Context: an optimization exercise on an open-source flow, tuned for small area. The choices shown serve that exercise and are no tape-out recipe. Only simulation tests tie the RTL to the original design; equivalence was not proved. Power figures rest on the tool's default switching activity, not on a simulated workload.

$ cat flow/design.v
module spi_interface #(
    parameter CLK_FREC = 100000000,
    parameter SCL_FREC = 1000000
) (
    input  logic        clk,
    input  logic        arstn,
    input  logic[7:0]   byte_2_send,         
    output logic[7:0]   byte_received,       
    input  logic        ena_spi,             
    output logic        end_trans,          
    input  logic        msb_lsb,             
    input  logic        miso,
    output logic        mosi,
    output logic        scl,
    output logic        cs);
    generate if (CLK_FREC / SCL_FREC < 10) begin : err_gen
          initial
            $fatal("ERROR: CLK_FREC / SCL_FREC < 10");
        end
    endgenerate
    localparam MAX_CNT = (CLK_FREC/SCL_FREC) - 1;
    localparam HALF_CNT = MAX_CNT/2;
    logic[$clog2(CLK_FREC/SCL_FREC)-1:0] clk_div;
    logic posedge_scl;
    logic negedge_scl;
    logic ena_clk_div;
    logic miso_ff_2;
    logic miso_ff_1;
    logic[3:0] cnt_mosi;
    logic[3:0] cnt_miso;
    logic[7:0] byte_2_send_reg;
    logic[7:0] byte_received_reg;
    typedef enum logic[2:0] {
        IDLE,
        LOAD_BYTE,
        WAIT_BEFORE,
        SEND_RECEIVE,
        WAIT_AFTER
    } state_t; state_t state_spi;
    always_ff @(posedge clk or negedge arstn) begin
        if(!arstn)
            clk_div <= 0;
        else if(ena_clk_div)
            if (clk_div == MAX_CNT || state_spi == LOAD_BYTE)
                clk_div <= 0;
            else
                clk_div <= clk_div + 1;
    end
    always_comb ena_clk_div = (state_spi != IDLE);
    always_ff @(posedge clk or negedge arstn) begin
        if(!arstn) begin
            state_spi <= IDLE;
            byte_2_send_reg <= 0;
            byte_received <= 0;
        end else if(!ena_spi) begin
            state_spi <= IDLE;
            byte_2_send_reg <= 0;
            byte_received <= 0;
        end else begin
            case(state_spi)
                IDLE: begin
                    if(ena_spi)
                        state_spi <= WAIT_BEFORE;
                end
                WAIT_BEFORE: begin
                    if(clk_div == MAX_CNT)
                        state_spi <= LOAD_BYTE;
                end
                LOAD_BYTE: begin
                    byte_2_send_reg <= byte_2_send;
                    state_spi <= SEND_RECEIVE;
                end
                SEND_RECEIVE: begin
                    if(cnt_miso == 8 && clk_div == MAX_CNT) begin
                        byte_received <= byte_received_reg;
                        state_spi <= WAIT_AFTER;
                    end
                end
                WAIT_AFTER: begin
                    if(clk_div == MAX_CNT) begin
                        if(ena_spi) begin
                            state_spi <= LOAD_BYTE;
                        end else
                            state_spi <= IDLE;
                    end
                end
                default: state_spi <= IDLE;
            endcase
        end
    end
    always_comb end_trans = (state_spi == WAIT_AFTER) && clk_div == 0;
    always_ff @(posedge clk or negedge arstn) begin
        if(!arstn) begin
            miso_ff_1 <= 0;
            miso_ff_2 <= 0;
        end else begin
            miso_ff_1 <= miso;
            miso_ff_2 <= miso_ff_1;
        end
    end
    always_ff @(posedge clk or negedge arstn) begin
        if(!arstn) begin
            cnt_miso <= 0;
            byte_received_reg <= 0;
        end else if(state_spi == SEND_RECEIVE) begin
            if(posedge_scl) begin
                cnt_miso <= cnt_miso + 1;
                if (cnt_miso < 8) begin
                    if (msb_lsb)
                        byte_received_reg[7 - cnt_miso] <= miso_ff_2;
                    else
                        byte_received_reg[cnt_miso] <= miso_ff_2;
                end
            end
        end else begin
            cnt_miso <= 0;
        end 
    end
    always_ff @(posedge clk or negedge arstn) begin
        if(!arstn) begin
            cnt_mosi <= 0;
            mosi <= 0;
        end else if(state_spi == SEND_RECEIVE) begin
            if(negedge_scl) begin
                cnt_mosi <= cnt_mosi + 1;
                if (cnt_mosi < 8) begin
                    if (msb_lsb)
                        mosi <= byte_2_send_reg[7 - cnt_mosi];
                    else
                        mosi <= byte_2_send_reg[cnt_mosi];
                end
            end
        end else begin
            mosi <= 0;
            cnt_mosi <= 0;
        end 
    end
    always_comb scl = (state_spi == SEND_RECEIVE) && ena_spi ? (clk_div >= HALF_CNT) : 1;
    always_comb posedge_scl = (state_spi == SEND_RECEIVE) ? (clk_div == HALF_CNT) : 0;
    always_comb negedge_scl = (state_spi == SEND_RECEIVE) ? (clk_div == 0) : 0;
    assign cs = (state_spi != IDLE) ? 0 : 1;
endmodule
module apb_2_fifo #(
    parameter BASE_ADDR = 8,
    parameter DATA_WIDTH = 32,
    parameter DEPTH = 16     
) (
    input  logic                      pclk,
    input  logic                      presetn,
    input  logic [31:0]               paddr,
    input  logic [2:0]                pprot,
    input  logic                      psel,
    input  logic                      penable,
    input  logic                      pwrite,
    input  logic [DATA_WIDTH-1:0]     pwdata,
    input  logic [(DATA_WIDTH/8)-1:0] pstrb,
    output logic                      pready,
    output logic [DATA_WIDTH-1:0]     prdata,
    output logic                      pslverr,
    input  logic                      read_fifo_tx,
    output logic                      empty_tx,
    output logic                      almost_empty_tx,
    output logic [DATA_WIDTH-1:0]     fifo_r_data_tx,
    input  logic                      write_fifo_rx,
    output logic                      full_rx,
    output logic                      end_rx,
    output logic                      almost_full_rx,
    input  logic [DATA_WIDTH-1:0]     fifo_w_data_rx
);
    localparam ADDR_READ_TX_STATUS  = 2'b00;
    localparam ADDR_WRITE_TX        = 2'b00;
    localparam ADDR_READ_RX_STATUS  = 2'b01;
    localparam ADDR_READ_RX_DATA    = 2'b10;
    localparam ADDR_WRITE_N_READS   = 2'b11;
    localparam N_REGS_ADDR          = 4;
    logic[DATA_WIDTH-1:0]       regs_tx[DEPTH-1:0];
    logic[$clog2(DEPTH)-1:0]    index_write_tx;
    logic[$clog2(DEPTH)-1:0]    index_read_tx;
    logic[$clog2(DEPTH):0]      size_fifo_tx;
    logic                       almost_full_tx;
    logic                       full_tx;
    logic                       write_fifo_tx;
    logic[DATA_WIDTH-1:0]       regs_rx[DEPTH-1:0];
    logic[$clog2(DEPTH)-1:0]    index_write_rx;
    logic[$clog2(DEPTH)-1:0]    index_read_rx;
    logic[$clog2(DEPTH):0]      size_fifo_rx;
    logic                       almost_empty_rx;
    logic                       empty_rx;
    logic                       read_fifo_rx;
    logic [3:0] reg_addr;
    logic ena_write_n_reads;
    logic [$clog2(DEPTH):0] n_reads;
    logic [$clog2(DEPTH):0] reads_cnt;
    always_ff @(posedge pclk or negedge presetn) begin
        if (!presetn) begin
            index_write_rx <= 0;
            for (int i=0; i<DEPTH; ++i)
                regs_rx[i] <= 0;
        end else begin
            if (write_fifo_rx & ~full_rx) begin
                index_write_rx <= index_write_rx + 1;
                regs_rx[index_write_rx] <= fifo_w_data_rx;
            end
        end
    end
    always_ff @(posedge pclk or negedge presetn) begin
        if (!presetn) begin
            index_read_rx <= 0;
        end else begin
            if (read_fifo_rx & ~empty_rx) begin
                index_read_rx <= index_read_rx + 1;
            end
        end
    end
    always_ff @(posedge pclk or negedge presetn) begin
        if (!presetn) begin
            size_fifo_rx <= DEPTH;
        end else begin
            case ({write_fifo_rx & ~full_rx, read_fifo_rx & ~empty_rx})
                2'b10: size_fifo_rx <= size_fifo_rx - 1;
                2'b01: size_fifo_rx <= size_fifo_rx + 1;
                default: size_fifo_rx <= size_fifo_rx;
            endcase        
        end
    end
    always_comb begin
        full_rx = size_fifo_rx == 0;
        almost_full_rx = size_fifo_rx == 1;
        empty_rx = size_fifo_rx == DEPTH;
        almost_empty_rx = size_fifo_rx == DEPTH - 1;
    end
    always_comb read_fifo_rx = psel & ~pwrite & penable & ~pslverr & (reg_addr[3:2] == ADDR_READ_RX_DATA);
    always_ff @(posedge pclk or negedge presetn) begin
        if (!presetn) begin
            index_write_tx <= 0;  
            for (int i=0; i<DEPTH; ++i)
                regs_tx[i] <= 0;
        end else if (write_fifo_tx & ~full_tx) begin
            index_write_tx <= index_write_tx + 1;
            regs_tx[index_write_tx] <= pwdata;
        end
    end
    always_ff @(posedge pclk or negedge presetn) begin
        if (!presetn) begin
            index_read_tx <= 0;
        end else if (read_fifo_tx & ~empty_tx) begin
            index_read_tx <= index_read_tx + 1;
        end
    end
    always_ff @(posedge pclk or negedge presetn) begin
        if (!presetn) begin
            size_fifo_tx <= DEPTH;
        end else begin
            case ({write_fifo_tx & ~full_tx, read_fifo_tx & ~empty_tx})
                2'b10: size_fifo_tx <= size_fifo_tx - 1;
                2'b01: size_fifo_tx <= size_fifo_tx + 1;
                default: size_fifo_tx <= size_fifo_tx;
            endcase        
        end
    end
    always_comb begin
        full_tx = size_fifo_tx == 0;
        almost_full_tx = size_fifo_tx == 1;
        empty_tx = size_fifo_tx == DEPTH;
        almost_empty_tx = size_fifo_tx == DEPTH - 1;
    end
    always_comb fifo_r_data_tx = regs_tx[index_read_tx];
    always_comb write_fifo_tx = psel & pwrite & penable & ~pslverr & (reg_addr[3:2] == ADDR_WRITE_TX);
    always_comb pready = penable & psel;
    always_comb pslverr = (paddr < BASE_ADDR || paddr > BASE_ADDR + 4*(N_REGS_ADDR-1)) & penable;
    always_comb reg_addr = paddr - BASE_ADDR;
    always_comb begin
        if (penable && !pslverr && psel && !pwrite) begin
            case (reg_addr[3:2])
                ADDR_READ_TX_STATUS: prdata = {{28{1'b0}}, full_tx, almost_full_tx, empty_tx, almost_empty_tx};
                ADDR_READ_RX_STATUS: prdata = {{27{1'b0}}, end_rx, full_rx, almost_full_rx, empty_rx, almost_empty_rx};
                ADDR_READ_RX_DATA:   prdata = regs_rx[index_read_rx];
                default: prdata = 0;
            endcase
        end else begin
            prdata = 0;
        end
    end
    always_comb ena_write_n_reads = psel & pwrite & penable & ~pslverr & (reg_addr[3:2] == ADDR_WRITE_N_READS);
    always_ff @(posedge pclk or negedge presetn) begin
        if (!presetn) begin
            n_reads <= 0;
            reads_cnt <= 0;
        end else if (ena_write_n_reads) begin
            n_reads <= pwdata;
        end else if (reads_cnt < n_reads && n_reads != 0) begin
            if (write_fifo_rx) begin
                reads_cnt <= reads_cnt + 1;
            end
        end else begin
            reads_cnt <= 0;
            n_reads <= 0;
        end
    end
    always_comb end_rx = n_reads == 0;
endmodule
module apb_2_spi #(
    parameter MSB_LSB = 1,          
    parameter BASE_ADDR = 8,
    parameter FIFO_DEPTH = 64,      
    parameter CLK_FREC = 100000000,
    parameter SCL_FREC = 1000000
) (
    input  logic                      pclk,
    input  logic                      presetn,
    input  logic [31:0]               paddr,
    input  logic [2:0]                pprot,
    input  logic                      psel,
    input  logic                      penable,
    input  logic                      pwrite,
    input  logic [7:0]                pwdata,
    input  logic                      pstrb,
    output logic                      pready,
    output logic [7:0]                prdata,
    output logic                      pslverr,
    input  logic                      miso,
    output logic                      mosi,
    output logic                      scl,
    output logic                      cs);
    logic [7:0] byte_2_send_fifo;
    logic [7:0] byte_2_send;
    logic [7:0] byte_received;
    logic empty_tx;
    logic read_fifo_tx;
    logic end_trans;
    logic ena_spi;
    logic end_rx;
    logic write_fifo_rx;
    spi_interface #(
        .CLK_FREC(CLK_FREC),
        .SCL_FREC(SCL_FREC)
    ) spi_inst (
        .clk(pclk),
        .arstn(presetn),
        .byte_2_send(byte_2_send),
        .byte_received(byte_received),
        .end_trans(end_trans),
        .msb_lsb(MSB_LSB[0]),                     
        .ena_spi(ena_spi),
        .miso(miso),
        .mosi(mosi),
        .scl(scl),
        .cs(cs)
    );
    always_comb begin
        read_fifo_tx = end_trans && !empty_tx;
        ena_spi = !empty_tx || !end_rx;
        write_fifo_rx = empty_tx && end_trans && !end_rx;
        byte_2_send = empty_tx ? 0 : byte_2_send_fifo;            
    end
    apb_2_fifo #(
        .BASE_ADDR(BASE_ADDR),
        .DATA_WIDTH(8),
        .DEPTH(FIFO_DEPTH)
    ) apb_inst (
        .pclk(pclk),
        .presetn(presetn),
        .paddr(paddr),
        .pprot(pprot),
        .psel(psel),
        .penable(penable),
        .pwrite(pwrite),
        .pwdata(pwdata),
        .pstrb(pstrb),
        .pready(pready),
        .prdata(prdata),
        .pslverr(pslverr),
        .read_fifo_tx(read_fifo_tx),
        .empty_tx(empty_tx),            
        .almost_empty_tx(),              
        .fifo_r_data_tx(byte_2_send_fifo),
        .write_fifo_rx(write_fifo_rx),
        .full_rx(),                      
        .almost_full_rx(),               
        .end_rx(end_rx),                     
        .fifo_w_data_rx(byte_received)
    );
endmodule
$ cat flow/run.sh
#!/bin/bash
# synth_recipe.tcl (not shown) runs the flow's synth.tcl, then flattens the netlist and writes it again
# the make line also repeats each setting of config.mk as NAME=value (left out here)
make -C /OpenROAD-flow-scripts/flow DESIGN_CONFIG=/design/flow/config.mk WORK_HOME=/design/flow/orfs CLKGATE_MAP_FILE= SYNTH_SCRIPT=/design/flow/synth_recipe.tcl finish
$ cat flow/config.mk
export PLATFORM = sky130hd
export DESIGN_NAME = apb_2_spi
export DESIGN_NICKNAME = apb_2_spi
export VERILOG_FILES = /design/flow/design.v
export SDC_FILE = /design/flow/constraint.sdc
export NUM_CORES = 4
export LEC_CHECK = 0
export CAP_MARGIN = 20
export CORE_MARGIN = 2
export CORE_UTILIZATION = 40
export SLEW_MARGIN = 20
$ cat flow/constraint.sdc
create_clock -name core_clock -period 12.0 [get_ports {pclk}]
set_input_delay 2.4000 -clock core_clock [delete_from_list [all_inputs] [get_ports {pclk}]]
set_output_delay 2.4000 -clock core_clock [all_outputs]
set_load 0.01 [all_outputs]
Metal layers overlaid:
Scale: 1 px per um.
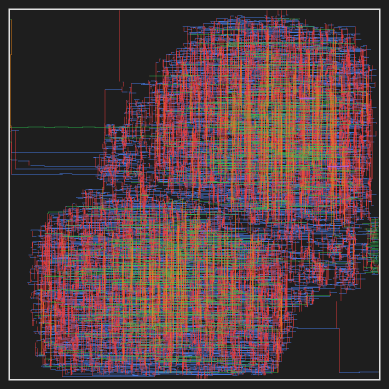
color	layer	wire length
red	metal 2	83.4 mm
blue	metal 1	82.3 mm
orange	metal 4	9820 um
green	metal 3	20.4 mm
purple	metal 5	34.0 um
Post-Route WL: 196000 um
vias: 38000
Avg WL per Cell: 32.4 um
overall global routing resource usage: 28.6%

IR drop map:
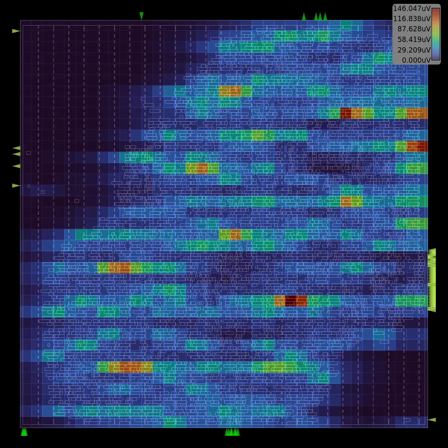
pwr dens: 129 mW/mm2
NetSw: 1770 uW
Total Power: 7770 uW
Internal: 6000 uW

==> results.txt <==
Status -> complete, no violations
Largest power group -> clock
Placed instance count -> 5820
Rows -> 133
Simple-gate share of the synthesized area -> 11.5%
Yosys warning total -> 5
Setup Skew -> 63.8 ps
Worst r2r src -> apb_inst.index_read_tx[0]
Seq area share -> 46.7%
Clock-cell share -> 6.81%
Complex-gate fraction of the synthesized area -> 8.69%
Die height -> 369 um
RR Endpoint -> spi_inst.byte_2_send_reg[6]
Slew HR -> 14.7%
Dpl hpwl -> 129000 um
RSZ-0062 raised after global routing -> false
Met2 WL post-DR -> 83400 um
Final Hold Slack -> 354 ps
Cell area after layout -> 0.0601 mm2
Multi-input logic cell count -> 2705
Final Max Tran Viols -> 0
Post-synth EDFFs -> 0
Largest net degree at the start of global routing -> 179
Clk pwr share -> 49.6%
Port Buffer Count -> 58
Met1 WL -> 82300 um
N_diodes -> 3
Max FO, Critical Path -> 20
CTS sink cnt -> 1121
Cell accounting for the most synthesized area -> dfrtp_1
Via/cell ratio -> 6.28
Register area -> 0.0281 mm2
Met3 Usage GRT -> 7.58%
First-pass GRT wire length -> 281000 um
Area-dominant class -> registers
Io pins -> 63
Worst Reg2Reg Path Length in Cells -> 10
Antenna violations before repair -> 7
Buffering overhead -> 2.69%
Data arrival time of the worst path -> 5740 ps
Syn nets -> 4235
CP endpoint kind -> output port
Maximum vdd drop -> 0.132 mV
Most common cell after layout, fill and taps aside -> dfrtp_1
Critical Path RT -> 9600 ps
Initial drt markers -> 4730
Area after DPL -> 0.0560 mm2
Worst path cell trace -> nand2b_1, nor2_1, a2111oi_1, buf_4, nand3_1, or4_1, o31ai_1, a21oi_1, clkdlybuf4s50_1
Die footprint -> 0.136 mm2
Fraction of registers with async set/reset -> 100%
Busiest grt layer -> met2
Drt pass-1 iters -> 5
Post-layout min period -> 8140 ps
Accumulated negative setup slack -> 0 ps
# Post-CTS Setup Buffers -> 0
Crit share post-route -> 67.8%
Clk latency of the worst-skew pair -> 790 ps
Cells after synthesis -> 4143
Commonest cells post-synth -> 1119 x dfrtp_1, 944 x mux2_2, 282 x a22oi_1
Fillers -> 12000
#FFs+latches synth -> 1121
Xor-xnor portion of the synthesized cell area -> 0.756%
Fraction of area in multi-input gates -> 39.8%
GR Layer Usage met2 -> 41.4%
Clock buf count -> 176
Setup WS post-layout -> 3860 ps
Synth unique cells -> 96
Worst-Margin Slew -> 1280 ps
Worst setup path end -> prdata[1]
Overflow after GRT -> 0
Placer Congestion -> 0.969
Min-Delay Path Class -> reg2reg
Fmax -> 0.123 GHz
Crit-path max cell delay -> 870 ps
Leak Pwr -> 0.0298 uW
CP top delay family -> simple AND/OR/NAND/NOR gates
Non-clk bufs -> 191
Sequential share of the synthesized area -> 52.6%
Setup crit start kind -> flop
Final hold violation count -> 0
Average cell area after synthesis -> 12.9 um2
N_taps -> 1755
Ys flop type -> dfrtp_1
Top layer used by detailed routing -> met5
Combinational share of power -> 1.8%
Sequential Power Share -> 48.7%
TritonCTS clock tree -> built
Yosys top cell area share -> 52.5%
Post-Synth Adder-Cell Area -> 0.986%
Critical path buffers and inverters -> 2
Footprint of the multi-input gates -> 0.0239 mm2
Post-layout util -> 45.6%
Worst hold path depth -> 0
Nonclk inv count -> 48
Number of global-route vias before repair -> 37400
Slowest CP cell -> nand2b_1
Routed wl met3 -> 20400 um
Layout Cells excl Fill -> 6042
Starting Density -> 40.4%
ANT nets after route -> 0
H-tree depth -> 3
R2R setup slack -> 7060 ps
Synth-to-Final Area Change -> 12.7%
Die Span X -> 369 um
Most frequent cell after synthesis -> dfrtp_1
HP Start -> spi_inst.miso_ff_1
Comb power -> 136 uW
Root Buffer -> clkbuf_16
Hold endpoint -> spi_inst.miso_ff_2
Worst path depth -> 9
Largest cells by area after synthesis -> dfrtp_1 53%, mux2_2 20%, a22oi_1 4.0%
DRC errors left -> 0
Worst-path clk slew -> 60 ps
Sw frac -> 22.8%
Max capacitance violation total -> 0
Largest family of logic cells by synthesized area -> multiplexers
Share of layout cells above drive strength 1 -> 35.5%
Critical Path Start -> apb_inst.index_read_rx[3]
Cts hold-fix bufs -> 0
Mapped cell area -> 0.0533 mm2
Max clock buf depth -> 3
FF+latch count -> 1121
Nets -> 4279
TritonCTS Buffers -> 120
Worst slack, placed -> 4070 ps
Multiplexer share of the synthesized area -> 22.8%
Commonest cells after routing, fill and taps aside -> 1111 x dfrtp_1, 944 x mux2_2, 282 x a22oi_1, 147 x nor2_1, 138 x nand2_1
Met1 usage -> 39.9%
Seq power -> 3780 uW
Power Clock -> 3850 uW
WS Path Type -> reg2out
Core area -> 0.132 mm2
Post-CTS resize count -> 0
Endpoints failing setup -> 0

-- static timing again, ports no longer ideal --
The results above use ideal ports. As a check the final layout listed here was re-extracted and re-timed, cells and wires unchanged.
Step 1 assumes that a clkbuf_16 drives the clock port and a buf_2 every other input.
Step 2 times the ports against the registers' clock, not the clock port: input delays grow and output delays shrink by t, the midpoint of the rising clock arrivals with the driver on.
Three values: ideal, step 1, step 2; two values: the first two.
shift t [ns]: 0.836
setup slack, ns: 3.859 / 3.783 / 4.097
worst setup path at the end: input to output
latest minus earliest clock arrival (ns): 0.066 / 0.067
cell pins on the clock port's net: 1
After both steps setup and hold are still met in this run. The setup slack of this run moves by -0.076 ns with the drivers and by +0.238 ns with both steps.
